Context: an optimization exercise on an open-source flow, tuned for small area, a short achievable clock period and few clock cycles per item. The choices shown serve that exercise and are no tape-out recipe.
Only the layout flow was run in this run; the RTL was not checked for function there.

[run.sh]
#!/bin/bash
# synth_recipe.tcl (not shown) runs the flow's synth.tcl, then flattens the netlist and writes it again
# the make line also repeats each setting of config.mk as NAME=value (left out here)
make -C /OpenROAD-flow-scripts/flow DESIGN_CONFIG=/design/flow/config.mk WORK_HOME=/design/flow/orfs CLKGATE_MAP_FILE= SYNTH_SCRIPT=/design/flow/synth_recipe.tcl finish
[config.mk]
export PLATFORM = sky130hd
export DESIGN_NAME = mat_mul_sub_add_all_parallel_16bit
export DESIGN_NICKNAME = mat_mul_sub_add_all_parallel_16bit
export VERILOG_FILES = /design/flow/design.v
export SDC_FILE = /design/flow/constraint.sdc
export NUM_CORES = 8
export LEC_CHECK = 0
export CAP_MARGIN = 20
export CORE_MARGIN = 2
export CORE_UTILIZATION = 40
export SLEW_MARGIN = 20
[constraint.sdc]
create_clock -name core_clock -period 12.0 [get_ports {clk}]
set_input_delay 2.4000 -clock core_clock [delete_from_list [all_inputs] [get_ports {clk}]]
set_output_delay 2.4000 -clock core_clock [all_outputs]
set_load 0.01 [all_outputs]
[design.v]
module mat_mul_sub_add_all_parallel_16bit(
    input logic clk,
    input logic reset,
    input logic chipselect,
    input logic read,
    input logic write,
    input logic [7:0] address,   
    input logic [31:0] writedata,
    output logic [31:0] readdata
);
logic start_bit; 
logic busy_bit;     
logic done_bit;     
logic signed [15:0] A [0:15];  
logic signed [15:0] B [0:15];
logic signed [31:0] SUM [0:15];   
logic signed [31:0] DIFF [0:15];   
logic signed [31:0] PROD [0:15];  
logic signed [31:0] prod_accum [0:15];   
typedef enum logic [1:0] {LOAD_AB, RUN, DONE} state_t;
state_t state, nextstate;
logic [2:0] k;  
always_ff @(posedge clk or posedge reset) 
    begin
        if (reset) 
        begin
            start_bit <= 1'b0;
            busy_bit <= 1'b0;
            done_bit <= 1'b0;
            state <= LOAD_AB;
            k <= 3'd0;
            for (int idx = 0; idx < 16; idx++) 
            begin
                A[idx] <= 16'd0;
                B[idx] <= 16'd0;
                SUM[idx] <= 32'd0;
                DIFF[idx] <= 32'd0;
                PROD[idx] <= 32'd0;
                prod_accum[idx] <= 32'd0;
            end
        end else begin
            state <= nextstate;
            if (chipselect && write) 
            begin
                case (address)
                    8'd0: A[0] <= writedata[15:0];
                    8'd1: A[1] <= writedata[15:0];
                    8'd2: A[2] <= writedata[15:0];
                    8'd3: A[3] <= writedata[15:0];
                    8'd4: A[4] <= writedata[15:0];
                    8'd5: A[5] <= writedata[15:0];
                    8'd6: A[6] <= writedata[15:0];
                    8'd7: A[7] <= writedata[15:0];
                    8'd8: A[8] <= writedata[15:0];
                    8'd9: A[9] <= writedata[15:0];
                    8'd10: A[10] <= writedata[15:0];
                    8'd11: A[11] <= writedata[15:0];
                    8'd12: A[12] <= writedata[15:0];
                    8'd13: A[13] <= writedata[15:0];
                    8'd14: A[14] <= writedata[15:0];
                    8'd15: A[15] <= writedata[15:0];
                    8'd16: B[0] <= writedata[15:0];
                    8'd17: B[1] <= writedata[15:0];
                    8'd18: B[2] <= writedata[15:0];
                    8'd19: B[3] <= writedata[15:0];
                    8'd20: B[4] <= writedata[15:0];
                    8'd21: B[5] <= writedata[15:0];
                    8'd22: B[6] <= writedata[15:0];
                    8'd23: B[7] <= writedata[15:0];
                    8'd24: B[8] <= writedata[15:0];
                    8'd25: B[9] <= writedata[15:0];
                    8'd26: B[10] <= writedata[15:0];
                    8'd27: B[11] <= writedata[15:0];
                    8'd28: B[12] <= writedata[15:0];
                    8'd29: B[13] <= writedata[15:0];
                    8'd30: B[14] <= writedata[15:0];
                    8'd31: B[15] <= writedata[15:0];
                    8'd80: begin
                        start_bit <= writedata[0];
                    end
                    default: ;
                endcase
            end
            case (state)
                LOAD_AB: 
                begin
                    busy_bit <= 1'b0;  
                    if (start_bit) 
                    begin
                        busy_bit <= 1'b1;
                        done_bit <= 1'b0;
                        k <= 3'd0;
                        SUM[0] <= A[0] + B[0];
                        SUM[1] <= A[1] + B[1];
                        SUM[2] <= A[2] + B[2];
                        SUM[3] <= A[3] + B[3];
                        SUM[4] <= A[4] + B[4];
                        SUM[5] <= A[5] + B[5];
                        SUM[6] <= A[6] + B[6];
                        SUM[7] <= A[7] + B[7];
                        SUM[8] <= A[8] + B[8];
                        SUM[9] <= A[9] + B[9];
                        SUM[10] <= A[10] + B[10];
                        SUM[11] <= A[11] + B[11];
                        SUM[12] <= A[12] + B[12];
                        SUM[13] <= A[13] + B[13];
                        SUM[14] <= A[14] + B[14];
                        SUM[15] <= A[15] + B[15];
                        DIFF[0] <= A[0] - B[0];   
                        DIFF[1] <= A[1] - B[1];
                        DIFF[2] <= A[2] - B[2];
                        DIFF[3] <= A[3] - B[3];
                        DIFF[4] <= A[4] - B[4];
                        DIFF[5] <= A[5] - B[5];
                        DIFF[6] <= A[6] - B[6];
                        DIFF[7] <= A[7] - B[7];
                        DIFF[8] <= A[8] - B[8];
                        DIFF[9] <= A[9] - B[9];
                        DIFF[10] <= A[10] - B[10];
                        DIFF[11] <= A[11] - B[11];
                        DIFF[12] <= A[12] - B[12];
                        DIFF[13] <= A[13] - B[13];
                        DIFF[14] <= A[14] - B[14];
                        DIFF[15] <= A[15] - B[15];
                        prod_accum[0] <= 32'd0;   
                        prod_accum[1] <= 32'd0;   
                        prod_accum[2] <= 32'd0;  
                        prod_accum[3] <= 32'd0;  
                        prod_accum[5] <= 32'd0;  
                        prod_accum[4] <= 32'd0;  
                        prod_accum[6] <= 32'd0;  
                        prod_accum[7] <= 32'd0;
                        prod_accum[8] <= 32'd0;
                        prod_accum[9] <= 32'd0;
                        prod_accum[10] <= 32'd0;
                        prod_accum[11] <= 32'd0;
                        prod_accum[12] <= 32'd0;
                        prod_accum[13] <= 32'd0;
                        prod_accum[14] <= 32'd0;
                        prod_accum[15] <= 32'd0;
                        start_bit <= 1'b0;
                    end
                end
                RUN: 
                begin
                    if (k != 3'd4)   
                    begin
                        prod_accum[0]  <= prod_accum[0]  + (A[k[1:0]] * B[(k[1:0]*4) + 0]);  
                        prod_accum[1]  <= prod_accum[1]  + (A[k[1:0]] * B[(k[1:0]*4) + 1]);  
                        prod_accum[2]  <= prod_accum[2]  + (A[k[1:0]] * B[(k[1:0]*4) + 2]);  
                        prod_accum[3]  <= prod_accum[3]  + (A[k[1:0]] * B[(k[1:0]*4) + 3]);  
                        prod_accum[4]  <= prod_accum[4]  + (A[4 + k[1:0]] * B[(k[1:0]*4) + 0]);  
                        prod_accum[5]  <= prod_accum[5]  + (A[4 + k[1:0]] * B[(k[1:0]*4) + 1]);  
                        prod_accum[6]  <= prod_accum[6]  + (A[4 + k[1:0]] * B[(k[1:0]*4) + 2]);  
                        prod_accum[7]  <= prod_accum[7]  + (A[4 + k[1:0]] * B[(k[1:0]*4) + 3]);  
                        prod_accum[8]  <= prod_accum[8]  + (A[8 + k[1:0]] * B[(k[1:0]*4) + 0]);  
                        prod_accum[9]  <= prod_accum[9]  + (A[8 + k[1:0]] * B[(k[1:0]*4) + 1]);  
                        prod_accum[10] <= prod_accum[10] + (A[8 + k[1:0]] * B[(k[1:0]*4) + 2]);  
                        prod_accum[11] <= prod_accum[11] + (A[8 + k[1:0]] * B[(k[1:0]*4) + 3]);  
                        prod_accum[12] <= prod_accum[12] + (A[12 + k[1:0]] * B[(k[1:0]*4) + 0]);  
                        prod_accum[13] <= prod_accum[13] + (A[12 + k[1:0]] * B[(k[1:0]*4) + 1]);  
                        prod_accum[14] <= prod_accum[14] + (A[12 + k[1:0]] * B[(k[1:0]*4) + 2]);  
                        prod_accum[15] <= prod_accum[15] + (A[12 + k[1:0]] * B[(k[1:0]*4) + 3]);  
                        k <= k + 3'd1;   
                    end else 
                    begin
                        PROD[0] <= prod_accum[0][31:0];
                        PROD[1] <= prod_accum[1][31:0];
                        PROD[2] <= prod_accum[2][31:0];
                        PROD[3] <= prod_accum[3][31:0];
                        PROD[4] <= prod_accum[4][31:0];
                        PROD[5] <= prod_accum[5][31:0];
                        PROD[6] <= prod_accum[6][31:0];
                        PROD[7] <= prod_accum[7][31:0];
                        PROD[8] <= prod_accum[8][31:0];
                        PROD[9] <= prod_accum[9][31:0];
                        PROD[10] <= prod_accum[10][31:0];
                        PROD[11] <= prod_accum[11][31:0];
                        PROD[12] <= prod_accum[12][31:0];
                        PROD[13] <= prod_accum[13][31:0];
                        PROD[14] <= prod_accum[14][31:0];
                        PROD[15] <= prod_accum[15][31:0];
                        busy_bit <= 1'b0;   
                        done_bit <= 1'b1;   
                        k <= 3'd0;
                    end
                end
                DONE: begin
                end
                default: ;
            endcase
        end
    end
    always_comb begin
        nextstate = state;
        case (state)
            LOAD_AB: begin
                if (start_bit)
                    nextstate = RUN;
            end
            RUN: begin
                if (k == 3'd4)
                    nextstate = DONE;
            end
            DONE: begin
                if (start_bit)
                    nextstate = LOAD_AB;
            end
        endcase
    end
    always_comb begin
        readdata = 32'd0;
        if (chipselect && read) 
        begin
            case (address)
                8'd32: readdata = SUM[0];
                8'd33: readdata = SUM[1];
                8'd34: readdata = SUM[2];
                8'd35: readdata = SUM[3];
                8'd36: readdata = SUM[4];
                8'd37: readdata = SUM[5];
                8'd38: readdata = SUM[6];
                8'd39: readdata = SUM[7];
                8'd40: readdata = SUM[8];
                8'd41: readdata = SUM[9];
                8'd42: readdata = SUM[10];
                8'd43: readdata = SUM[11];
                8'd44: readdata = SUM[12];
                8'd45: readdata = SUM[13];
                8'd46: readdata = SUM[14];
                8'd47: readdata = SUM[15];
                8'd48: readdata = DIFF[0];
                8'd49: readdata = DIFF[1];
                8'd50: readdata = DIFF[2];
                8'd51: readdata = DIFF[3];
                8'd52: readdata = DIFF[4];
                8'd53: readdata = DIFF[5];
                8'd54: readdata = DIFF[6];
                8'd55: readdata = DIFF[7];
                8'd56: readdata = DIFF[8];
                8'd57: readdata = DIFF[9];
                8'd58: readdata = DIFF[10];
                8'd59: readdata = DIFF[11];
                8'd60: readdata = DIFF[12];
                8'd61: readdata = DIFF[13];
                8'd62: readdata = DIFF[14];
                8'd63: readdata = DIFF[15];
                8'd64: readdata = PROD[0];
                8'd65: readdata = PROD[1];
                8'd66: readdata = PROD[2];
                8'd67: readdata = PROD[3];
                8'd68: readdata = PROD[4];
                8'd69: readdata = PROD[5];
                8'd70: readdata = PROD[6];
                8'd71: readdata = PROD[7];
                8'd72: readdata = PROD[8];
                8'd73: readdata = PROD[9];
                8'd74: readdata = PROD[10];
                8'd75: readdata = PROD[11];
                8'd76: readdata = PROD[12];
                8'd77: readdata = PROD[13];
                8'd78: readdata = PROD[14];
                8'd79: readdata = PROD[15];
                8'd81: readdata = {30'd0, busy_bit | start_bit, done_bit & ~start_bit};  
                default: readdata = 32'd0;
            endcase
        end
    end
endmodule
==> impl_metrics.json <==
{
  "cp_top_family": "adder cells",
  "status": "finished clean",
  "gp_congestion": 1.04,
  "grt-busiest-layer": "met1",
  "synth_xor_area_share_pct": 2.92,
  "ant_nets": 0,
  "first_iter_violations": 28300,
  "crit_fanout": 46,
  "crit_required_ns": 12.94,
  "fin_ws_ns": 0.727,
  "placed_cells": 38600,
  "cts_tree": "built",
  "gr-usage-met2_pct": 49.8,
  "synth_compound_area_share_pct": 9.75,
  "post-route-drc-count": 0,
  "min_period_ns": 11.27,
  "ys_types": 85,
  "avgViaCountPerCell": 5.76,
  "crit_path_end_kind": "flop",
  "highest_layer": "met5",
  "routedWlPerCell_um": 33.5,
  "grt_overflow_total": 0,
  "worstMarginPinSlew_ns": 1.34,
  "first_pass_iters": 8,
  "synth-seq-area-share_pct": 18.8,
  "finalHoldViolCount": 0,
  "ys_ff_latch": 2072,
  "r2r_slack_ns": 0.73,
  "async_flop_share_pct": 100,
  "met1_length_mm": 527,
  "synth_area_sq_um": 275000,
  "layout.nets": 36500,
  "finalSetupTns_ns": 0,
  "top_regs": "PROD x512, prod_accum x512, DIFF x265",
  "path_buf_inv": 9,
  "clk_pin_slew_worst_paths_ns": 0.06,
  "clk_path_buf_depth": 4,
  "placed_cell_area_sq_um": 295000,
  "drv_cap": 0,
  "die_area_sq_um": 695000,
  "hold_path_class": "flop to flop",
  "rsz0062_at_grt": "false",
  "grt_pass1_wl_mm": 1820,
  "synth_edf_count": 0,
  "grt_start_max_net_pins": 151,
  "instances_no_fill": 39200,
  "arrival_ns": 12.22,
  "clk_latency_ns": 1.10,
  "clock-sinks": 2072,
  "synthSimpleGateAreaFrac_pct": 11.3,
  "setup_viol_count_final": 0,
  "cts_hold_buf": 0,
  "synth_top_family_by_area": "adder cells",
  "final_area_sq_um": 305000,
  "critPathKind": "flop to flop",
  "ctsRootBufferMaster": "clkbuf_16",
  "max-slew-margin-rel_pct": 10.2,
  "wl_met2_mm": 502,
  "crit_slowest_cell": "a31o_2",
  "path_common_cell": "fa_1",
  "drive_gt1_share_pct": 9.41,
  "die_h_um": 834,
  "post_cts_resized": 0,
  "antenna_found_initial": 118,
  "fillers": 66100,
  "grt_pass1_vias": 223000,
  "wl_met3_mm": 170,
  "vias": 226000,
  "fmax_ghz": 0.0887,
  "portBuffers": 60,
  "synth_adder_area_share_pct": 43.7,
  "core.rowCount": 304,
  "synth.area.mux_share_pct": 3.34,
  "drt-total-wl_mm": 1310,
  "htreeDepth": 5,
  "ys_warn_count": 7,
  "skew_ns": 0.139,
  "synth_ff_type": "dfrtp_1",
  "start_kind": "flop",
  "dp_slack_ns": 1.27,
  "drv_slew": 0,
  "syn_avg_cell_area_sq_um": 9.27,
  "grt_usage_pct": 37.8,
  "syn_inst": 29700,
  "critPathMaxStageDelay_ns": 0.89,
  "postCtsSetupBuffers": 0,
  "finalCritPeriodShare_pct": 93.9,
  "numCtsBuffers": 296,
  "dpl.hpwl_mm": 1030,
  "whs_ns": 0.472,
  "io_pins": 77,
  "syn_to_final_growth_pct": 10.9,
  "die_x_um": 834,
  "syn_nets": 36600
}
## cell type report
class                      instances  area [sq um]  share of cell area, %
multi-input combinational      20200        198000                   64.9
sequential                      2072         51800                   17.0
inverter                        5947         22300                   7.31
tap                             9180         11500                   3.76
timing repair buffer            1170         10800                   3.55
clock buffer                     399          8390                   2.75
clock inverter                   138          2070                  0.679
antenna                          106           265                 0.0869
## placed cells by master (no fill, tap or decap), drive strengths merged, types with 41 or more instances in the layout
cell type      count
a2111oi           54
a211oi            85
a21o             217
a21oi            705
a221oi           164
a22o             178
a22oi            422
a31o             112
a31oi            145
and2              47
and3             180
buf             1111
bufinv            41
clkbuf           399
clkdlybuf4s50     59
clkinv            66
dfrtp           2072
diode            106
fa              4704
ha              2089
inv             5955
mux2             783
nand2           3539
nand2b           118
nand3            294
nand4             91
nor2            2661
nor2b            123
nor3             190
o211ai            64
o21a              58
o21ai           1357
o21bai           119
o22ai             46
o31ai            126
or3              116
xnor2            600
xor2             319
## synthesized netlist by cell type (all sizes together), types with 19 or more instances
cell type	number	share of area, %
xor2	319	1.0
o21ai	1357	2.5
a21oi	705	1.3
and2	47	0.11
clkbuf	1374	1.9
o31ai	126	0.34
a31o	112	0.36
nor2b	123	0.28
a2111oi	54	0.17
a221oi	164	0.52
o41ai	25	0.080
nand2	3539	4.8
o211ai	64	0.17
nor2	2661	3.6
nand2b	118	0.27
fa	4704	34
nor4	30	0.068
mux2	783	3.2
a22oi	422	1.2
or3	116	0.26
a211o	37	0.12
a21boi	20	0.055
a32o	32	0.12
a31oi	145	0.33
nor3b	33	0.090
nand4	91	0.21
xnor2	600	1.9
o21bai	119	0.32
nor3	190	0.35
a211oi	85	0.23
mux2i	38	0.14
o22ai	46	0.10
or2	37	0.084
a222oi	24	0.087
a22o	178	0.57
and3	180	0.41
nand3b	19	0.052
o21a	58	0.16
ha	2089	9.5
inv	5947	8.1
a21o	217	0.59
a41oi	20	0.064
buf	123	0.17
nand3	294	0.53
dfrtp	2072	19
## path summary, 6_finish.rpt
path                            startpoint                end  depth (start not counted)
worst max-delay path                  k[0]  prod_accum[7][28]                         31
worst min-delay path             SUM[5][3]          SUM[5][3]                          2
worst max register to register        k[0]  prod_accum[7][28]                         31
worst min register to register   SUM[5][3]          SUM[5][3]                          2
max in group asynchronous            reset       DIFF[10][12]                          5
min in group asynchronous            reset   prod_accum[4][7]                          2
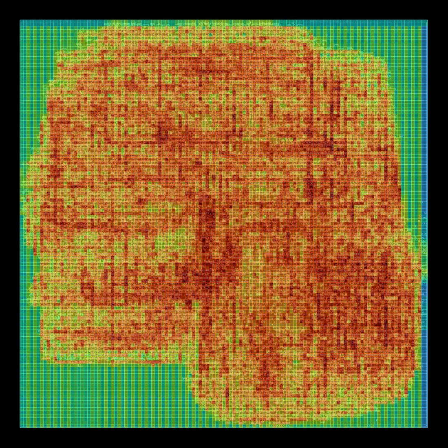
Fig. 1. Congestion heat map.
global routing usage on met3: 13.1%
met1 Usage GRT: 51.8%
Core Util, Final: 44.5%

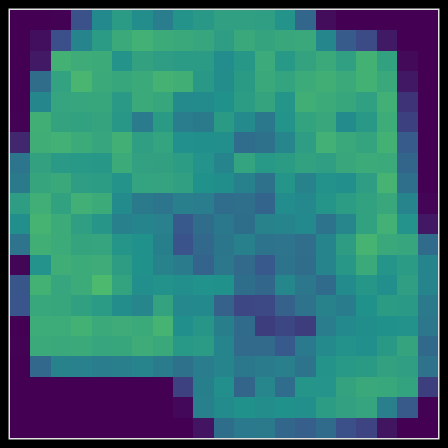
Fig. 2. Placement density heat map.
21 x 21 tiles, from dark purple (low) to yellow (high), 0 to 100% covered.
- nearly empty tiles: 13%
- fullest tile: 68%
- emptiest ninth of the die: bottom left
Initial Util: 40.2%
core area: 686,000 sq um

port drivers added, routing unchanged:
Ports are ideal in the flow. The routed layout listed here was re-timed in OpenROAD. Step 1 sets driving cells, clkbuf_16 on the clock port and buf_2 on the other inputs (assumed; they add their load-dependent delay and slew). Step 2 also shifts input and output timing later by t, the mid clock arrival at the registers, as if the neighbouring blocks saw the same clock. Slacks: ideal / step 1 / step 2; pairs: ideal / step 1.
shift t [ns]: 1.172
setup slack, ns: 0.727 / 0.727 / 0.727
worst setup path after step 2: register to register
After both steps this run still meets setup and hold. For this run, drivers alone change the setup slack by 0.000 ns; drivers and shift together by 0.000 ns.
